This is an optimization exercise on Yosys and OpenROAD, whose aim is small area, not a production implementation.
In this exercise RTL edits were held to simulation tests only and were not proved equivalent to the original.
Power figures rest on the tool's default switching activity, not on a simulated workload.

<file path="flow/constraint.sdc">
create_clock -name core_clock -period 10.0 [get_ports {clk}]
set_input_delay 2.0000 -clock core_clock [delete_from_list [all_inputs] [get_ports {clk}]]
set_output_delay 2.0000 -clock core_clock [all_outputs]
set_load 0.01 [all_outputs]
</file>
<file path="flow/config.mk">
export PLATFORM = sky130hd
export DESIGN_NAME = cic_decimator_varialble_ahb
export DESIGN_NICKNAME = cic_decimator_varialble_ahb
export VERILOG_FILES = /design/flow/design.v
export SDC_FILE = /design/flow/constraint.sdc
export NUM_CORES = 4
export LEC_CHECK = 0
export CAP_MARGIN = 20
export CORE_MARGIN = 2
export CORE_UTILIZATION = 40
export PLACE_DENSITY = 0.6
export SLEW_MARGIN = 20
</file>
<file path="flow/design.v">
module integrator #(
    parameter DW = 16
)(
    input  wire clk,
    input  wire reset_n,
    input  wire ce,
    input  wire signed [DW-1:0] din,
    output reg  signed [DW-1:0] dout
);
    always @(posedge clk, negedge reset_n) begin
        if(!reset_n)
            dout <= {DW{1'b0}};
        else begin
        if(ce)
            dout <= din + dout;
        end
    end
endmodule
module comb #(
    parameter DW = 16,
    parameter M  = 1
)(
    input  wire clk,
    input  wire reset_n,
    input  wire ce,
    input  wire signed [DW-1:0] din,
    output reg  signed [DW-1:0] dout
);
    reg signed [DW-1:0] din_0[0:M-1];
    integer i;
    always @(posedge clk, negedge reset_n) begin
        if(!reset_n) begin
            dout  <= 0;
            for(i = 0;i < M;i = i + 1)
                din_0[i] <= 0;
        end
        else begin
        if(ce) begin
            dout  <= din - din_0[M-1];
            din_0[0] <= din;
            if(M > 1) begin
                for(i = 1;i < M;i = i + 1)
                    din_0[i] <= din_0[i-1];
            end
        end
        end
    end
endmodule
module cic_decimator_varialble_ahb(
    input  wire clk,
    input  wire reset_n,
    input  wire ce,
    input  wire [15:0] tdata_s,
    input  wire        tvalid_s,
    output wire        tready_s,
    output reg  [15:0] tdata_m,
    output reg         tvalid_m,
    input  wire        tready_m,
    input  wire [31:0]     haddr_s,
    input  wire [2:0]      hburst_s,
    input  wire [2:0]      hsize_s,
    input  wire [1:0]      htrans_s,
    input  wire [31:0]     hwdata_s,
    input  wire            hwrite_s,
    output reg  [31:0]     hrdata_s,
    output reg  [31:0]     hreadyout_s,
    output reg             hresp_s,
    input  wire            hsel_s
);
    reg  [31:0] reg_ctrl;
    wire deci_enable = reg_ctrl[0];
    reg  [31:0] reg_trunc_intg_0;
    reg  [31:0] reg_trunc_intg_1;
    wire [7:0] intg_trunc_0 = reg_trunc_intg_0[7:0];
    wire [7:0] intg_trunc_1 = reg_trunc_intg_0[15:8];
    wire [7:0] intg_trunc_2 = reg_trunc_intg_0[23:16];
    wire [7:0] intg_trunc_3 = reg_trunc_intg_0[31:24];
    wire [7:0] intg_trunc_4 = reg_trunc_intg_1[7:0];
    reg  [15:0] reg_dec_ratio;
	reg  [15:0] data_in;
	reg         data_valid;
	reg         proc_en;
	always @(posedge clk, negedge reset_n) begin
		if(!reset_n) begin
			data_in    <= 0;
			data_valid <= 1'b0;
			proc_en    <= 1'b0;
		end
		else begin
			if(tvalid_s && tready_s)
				data_in <= tdata_s;
			data_valid <= tvalid_s;
			proc_en    <= tready_m;
		end
	end
	assign tready_s = proc_en;
    wire signed [52:0] d_0;
    wire signed [46:0] d_1;
    wire signed [38:0] d_2;
    wire signed [31:0] d_3;
    wire signed [24:0] d_4;
    wire signed [23:0] d_5;
    wire signed [21:0] d_6;
    wire signed [20:0] d_7;
    wire signed [19:0] d_8;
    wire signed [19:0] d_9;
    integrator #(
    	.DW (53)
    ) intg_0(
		.clk     (clk),
		.reset_n (reset_n),
		.ce      (ce && proc_en),
		.din  ({{37{tdata_s[15]}}, tdata_s}),
		.dout (d_0)
    );
    integrator #(
    	.DW (47)
    ) intg_1(
		.clk     (clk),
		.reset_n (reset_n),
		.ce      (ce && proc_en),
		.din  (d_0 >>> intg_trunc_0),
		.dout (d_1)
    );
    integrator #(
    	.DW (39)
    ) intg_2(
		.clk     (clk),
		.reset_n (reset_n),
		.ce      (ce && proc_en),
		.din  (d_1 >>> intg_trunc_1),
		.dout (d_2)
    );
    integrator #(
    	.DW (32)
    ) intg_3(
		.clk     (clk),
		.reset_n (reset_n),
		.ce      (ce && proc_en),
		.din  (d_2 >>> intg_trunc_2),
		.dout (d_3)
    );
    integrator #(
    	.DW (25)
    ) intg_4(
		.clk     (clk),
		.reset_n (reset_n),
		.ce      (ce && proc_en),
		.din  (d_3 >>> intg_trunc_3),
		.dout (d_4)
    );
    reg         [15:0] cycle;
    wire resample_en = (cycle == reg_dec_ratio - 1) && proc_en;
    always @(posedge clk, negedge reset_n) begin
        if(!reset_n)
            cycle <= 0;
        else begin
            if(cycle >= reg_dec_ratio - 1)
                cycle <= 0;
            else
                cycle <= cycle + 1;
        end
    end
    comb #(
    	.DW (24),
    	.M  (2)
    ) comb_0(
		.clk     (clk),
		.reset_n (reset_n),
		.ce      (ce && resample_en),
		.din  (d_4 >>> intg_trunc_4),
		.dout (d_5)
    );
    comb #(
    	.DW (22),
    	.M  (2)
    ) comb_1(
		.clk     (clk),
		.reset_n (reset_n),
		.ce      (ce && resample_en),
		.din  (d_5 >>> 1),
		.dout (d_6)
    );
    comb #(
    	.DW (21),
    	.M  (2)
    ) comb_2(
		.clk     (clk),
		.reset_n (reset_n),
		.ce      (ce && resample_en),
		.din  (d_6 >>> 1),
		.dout (d_7)
    );
    comb #(
    	.DW (20),
    	.M  (2)
    ) comb_3(
		.clk     (clk),
		.reset_n (reset_n),
		.ce      (ce && resample_en),
		.din  (d_7 >>> 1),
		.dout (d_8)
    );
    comb #(
    	.DW (20),
    	.M  (2)
    ) comb_4(
		.clk     (clk),
		.reset_n (reset_n),
		.ce      (ce && resample_en),
		.din  (d_8),
		.dout (d_9)
    );
	always @(*) begin
		if(deci_enable)
			tdata_m = d_9[19:4];
		else
			tdata_m = data_in;
		tvalid_m = resample_en;
	end
    reg  [31:0] haddr_last;
    reg         hwrite_last;
    reg  [31:0] hwdata_last;
    wire        ahb_writeable;
    task reg_read_ahb();
    begin
        casex(haddr_s[15:0])
            'h0000:hrdata_s <= reg_ctrl;
            'h0004:hrdata_s <= reg_dec_ratio;
            'h1000:hrdata_s <= reg_trunc_intg_0;
            'h1004:hrdata_s <= reg_trunc_intg_1;
        endcase
    end
    endtask
    task reg_write_ahb();
    begin
        casex(haddr_last[15:0])
        'h0000:reg_ctrl         <= hwdata_s;
        'h0004:reg_dec_ratio    <= hwdata_s;
        'h1000:reg_trunc_intg_0 <= hwdata_s;
        'h1004:reg_trunc_intg_1 <= hwdata_s;
        endcase
    end
    endtask
    assign ahb_writeable = 1'b1;
    task reg_reset_ahb();
    begin
        reg_ctrl         <= 0;
        reg_dec_ratio    <= 0;
        reg_trunc_intg_0 <= 0;
        reg_trunc_intg_1 <= 0;
    end
    endtask
    task reg_update_ahb();
    begin
    end
    endtask
    localparam  AHB_IDLE  = 2'b00;
    localparam  AHB_READ  = 2'b01;
    localparam  AHB_WRITE = 2'b10;
    localparam  AHB_ERROR = 2'b11;
    reg  [1:0]  ahb_stat;
    task ahb_transcation();
    begin
        if(hwrite_s)
            ahb_stat <= AHB_WRITE;
        else begin
            if((haddr_last == haddr_s) && ahb_writeable)
                hrdata_s <= hwdata_s;
            else
                reg_read_ahb();
            ahb_stat <= AHB_READ;
        end
        haddr_last  <= haddr_s;
    end
    endtask
    always @(posedge clk, negedge reset_n) begin
        if(!reset_n) begin
            haddr_last  <= 0;
            hrdata_s    <= 'h0;
            reg_reset_ahb();
            ahb_stat <= AHB_IDLE;
        end
        else begin
        if(ce) begin
            case(ahb_stat)
                AHB_IDLE, AHB_READ:begin
                    if(hsel_s) begin
                        ahb_transcation();
                    end
                    else begin
                        ahb_stat <= AHB_IDLE;
                        reg_update_ahb();
                    end
                end
                AHB_WRITE:begin
                    reg_write_ahb();
                    if(hsel_s) begin
                        ahb_transcation();
                    end
                    else
                        ahb_stat <= AHB_IDLE;
                end
                AHB_ERROR:begin
                    ahb_stat <= AHB_IDLE;
                end
            endcase
        end
    end
    end
    always @(*) begin
        case(ahb_stat)
            AHB_IDLE, AHB_READ:begin
                hreadyout_s = 1'b1;
                hresp_s     = 1'b0;
            end
            AHB_WRITE:begin
                hresp_s     = 1'b0;
                hreadyout_s = 1'b1;
            end
            AHB_ERROR:begin
                hresp_s     = 1'b1;
                hreadyout_s = 1'b0;
            end
            default:begin
                hresp_s     = 1'b0;
                hreadyout_s = 1'b1;
            end
        endcase
    end
endmodule
</file>
<file path="flow/run.sh">
#!/bin/bash
# synth_recipe.tcl (not shown) runs the flow's synth.tcl, then flattens the netlist and writes it again
# the make line also repeats each setting of config.mk as NAME=value (left out here)
make -C /OpenROAD-flow-scripts/flow DESIGN_CONFIG=/design/flow/config.mk WORK_HOME=/design/flow/orfs CLKGATE_MAP_FILE= SYNTH_SCRIPT=/design/flow/synth_recipe.tcl finish
</file>
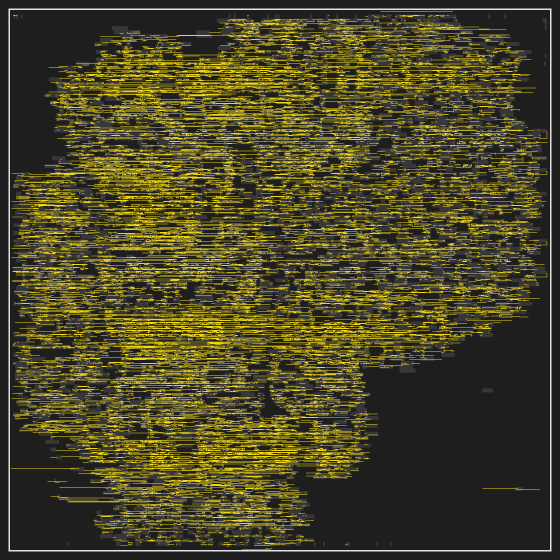
Fig. 1. Met1 routing.
- longest straight run: 126 um
- main direction: horizontal
- share of all routed wire: 49%
global routing met1 resource utilization: 30.1%
vias after detailed routing: 45460
wire length after detailed routing: 149000 um

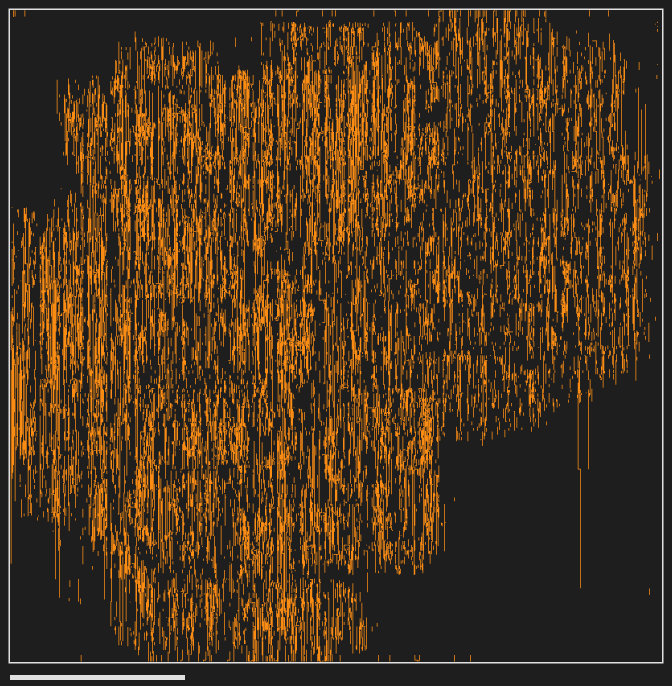
Fig. 2. M2 wires.
Bar = 100 um.
- longest straight run: 111 um
- share of all routed wire: 45%
- main direction: vertical

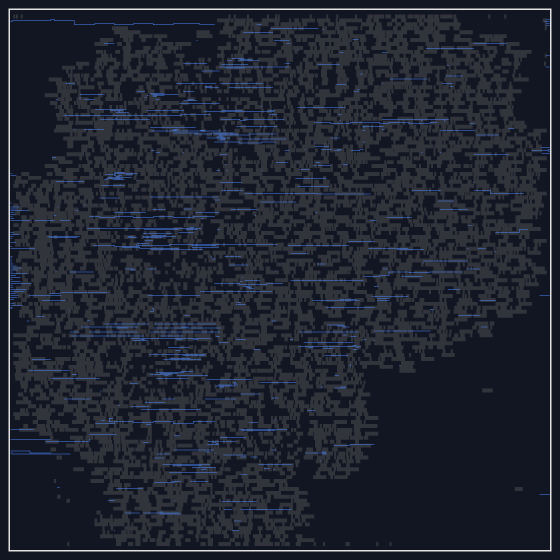
Fig. 3. Signal wires on met3.
- main direction: horizontal
- nets with wire on the layer: 321
- wire length on this layer: 5960 um
met3 Resource Use GR: 2.53%

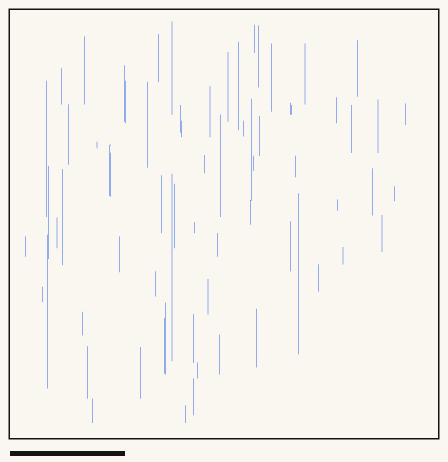
Fig. 4. The metal 4 layer.
Bar = 100 um.
- main direction: vertical
- wire length on this layer: 3020 um
- longest straight run: 163 um

==> run summary <==
| Result | Reported |
|---|---|
| Clock-pin slew on the worst setup and hold paths | 0.06 ns |
| Via count of the first global-routing pass | 43546 |
| Starting density of the core | 40.3% |
| Total net switching power | 8.17 mW |
| Total Routing Usage GR | 21.1% |
| Wire per inst | 18.0 um |
| Setup TNS Final | 0 ns |
| Share of the synthesized area in the top cell type | 33.0% |
| CTS H-Tree Depth | 3 |
| Number of register bits inferred by synthesis | 718 |
| Post-synth EDFFs | 0 |
| Largest incremental delay on the critical path | 0.89 ns |
| Dominant register cell in the synthesized netlist | sky130_fd_sc_hd__dfrtp_1 |
| Initial DRC count | 3567 |
| Clock buffers created by TritonCTS | 88 |
| Most numerous cell on the critical path | sky130_fd_sc_hd__nor4_1 |
| Critical path class | reg -> out |
| Clock Tree Root | sky130_fd_sc_hd__clkbuf_16 |
| Count of TritonRoute iterations in the first routing pass | 5 |
| Syn. warnings | 22 |
| Data required time of the critical path | 8.00 ns |
| Number of hold violations in the final report | 0 |
| Maximum number of pins on one net before global-route repair | 190 |
| Area fraction in compound gates after synthesis | 19.7% |
| Hold crit path type | reg -> reg |
| Critical Path Sink Type | output port |
| Power share of the combinational group | 55.9% |
| DRC | 0 |
| Crit path setup slack, layout | 2.61 ns |
| Post-detailed-route count of antenna-violating nets | 0 |
| Total half-perimeter wirelength after legalization and detailed placement | 109000 um |
| Post-Synth Adder-Cell Area | 7.36% |
| Result of the run | timing/DRC/antenna clean |
| Dominant combinational cell family by area after synthesis | compound AO/OA/AOI/OAI gates |
| Portion of netlist area occupied by mux cells | 15.1% |
| Commonest cells after routing, fill and taps aside | sky130_fd_sc_hd__nand2_1 (1132), sky130_fd_sc_hd__dfrtp_1 (711), sky130_fd_sc_hd__o21ai_0 (424) |
| Area of the die | 139000 um2 |
| Y dimension of the die | 373 um |
| Vias per std cell | 5.50 |
| Fraction of registers with async set/reset | 100% |
| Slowest stage cell, crit path | sky130_fd_sc_hd__clkdlybuf4s50_1 |
-- metal layers --
layer	vias up	wire [um]	GRT usage, %
li1	22770	-	-
met1	21735	72500	30.1
met2	784	67500	33.9
met3	171	5960	2.53
met4	0	3020	4.82
met5	-	0	0
-- sequential cells by signal, summed over array words and instances (netlist names), 39 cells and up --
name / cells
comb_4.din_0: 40
intg_1.dout: 47
comb_2.din_0: 42
comb_1.din_0: 44
comb_3.din_0: 40
comb_0.din_0: 46
intg_2.dout: 39
intg_0.dout: 53
-- cells in the mapped netlist (all sizes together), types with 126 or more instances --
library cell / n
a21o: 140
a21oi: 384
buf: 126
clkbuf: 287
dfrtp: 718
ha: 306
inv: 210
mux2: 360
mux2i: 387
nand2: 1136
nor2: 397
o21ai: 844
xnor2: 163
xor2: 146
-- path summary, 6_finish.rpt --
path | slack, ns | endpoint | from | cells past startpoint
hold / removal | 0.44 | comb_3.din_0[1][0]$_DFFE_PN0P_ | comb_3.din_0[0][0]$_DFFE_PN0P_ | 2
setup reg to reg | 3.58 | intg_1.dout[45]$_DFFE_PN0P_ | reg_trunc_intg_0[0]$_DFFE_PN0P_ | 23
hold reg to reg | 0.44 | comb_3.din_0[1][0]$_DFFE_PN0P_ | comb_3.din_0[0][0]$_DFFE_PN0P_ | 2
max in group asynchronous | 6.69 | intg_0.dout[48]$_DFFE_PN0P_ | reset_n | 3
setup / recovery | 2.61 | tvalid_m | reg_dec_ratio[4]$_DFFE_PN0P_ | 12
min in group asynchronous | 1.30 | comb_0.dout[21]$_DFFE_PN0P_ | reset_n | 1
-- critical path: cells and delay by family (launching register included) --
kind	cells	cell delay (ns)
AO/OA/AOI/OAI	1	0.71
XOR/XNOR	1	0.13
adder cells (fa/ha/maj)	1	0.31
buffers and inverters	1	0.89
flip-flops	1	0.44
AND/OR/NAND/NOR	8	2.17
-- cell families (layout without fill, tap and decap cells) --
family / Yosys count / in the layout
compound gates: 1818 / 1818
xor+xnor: 309 / 309
fa+ha+maj: 315 / 315
buf+inv: 627 / 577
flops: 718 / 718
mux: 760 / 760
other cells: 1 / 31
simple gates: 1962 / 1962
-- metrics by stage --
step / area [um2] / utilization, %
floorplan: 54600 / -
global placement: 57100 / 42.2
detailed placement: 57100 / 42.2
CTS: 60200 / 44.5
global route: 60200 / 44.5
finish: 60200 / 44.5
-- power groups by stage --
| stage | clock, mW | combinational, mW | sequential (mW) |
|---|---|---|---|
| global route | 3.62 | 11.6 | 4.83 |
| finish | 3.42 | 10.3 | 4.69 |
| global placement | 0 | 10.1 | 4.72 |
| detailed placement | 0 | 10.2 | 4.74 |
| floorplan | 0 | 8.00 | 4.40 |
| CTS | 3.52 | 10.3 | 4.70 |
-- area by class of cell --
class / count / area, um2
Sequential cell: 718 / 18000
Multi-Input combinational cell: 5195 / 34200
Inverter: 214 / 803
Tap cell: 1781 / 2230
Fill cell: 13198 / 75100
Timing Repair Buffer: 205 / 1940
Clock buffer: 121 / 2520
Clock inverter: 37 / 616

## separate check: timing with driven ports
Ports are ideal in the flow. The routed layout listed here was re-timed in OpenROAD.
Step 1 (the two cells are an assumption about what drives the block):
set clk [get_ports {clk}]
set_driving_cell -lib_cell sky130_fd_sc_hd__clkbuf_16 $clk
set_driving_cell -lib_cell sky130_fd_sc_hd__buf_2 [delete_from_list [all_inputs] $clk]
Step 2, shift: input delay + t, output delay - t, t = (earliest + latest rising clock arrival at the registers) / 2. This alone moves slack from input paths to output paths.
Slacks: no drivers / after step 1 / after step 2; pairs: no drivers / after step 1.
t, ns: 0.775
setup WS [ns]: 2.607 / 2.529 / 3.304
latest minus earliest clock arrival (ns): 0.064 / 0.064
slew at the worst register clock pin (ns): 0.07 / 0.07
pins driven straight from the clock port: 1
After both steps setup and hold are still met in this run. For this run, drivers alone change the setup slack by -0.078 ns; drivers and shift together by +0.697 ns.
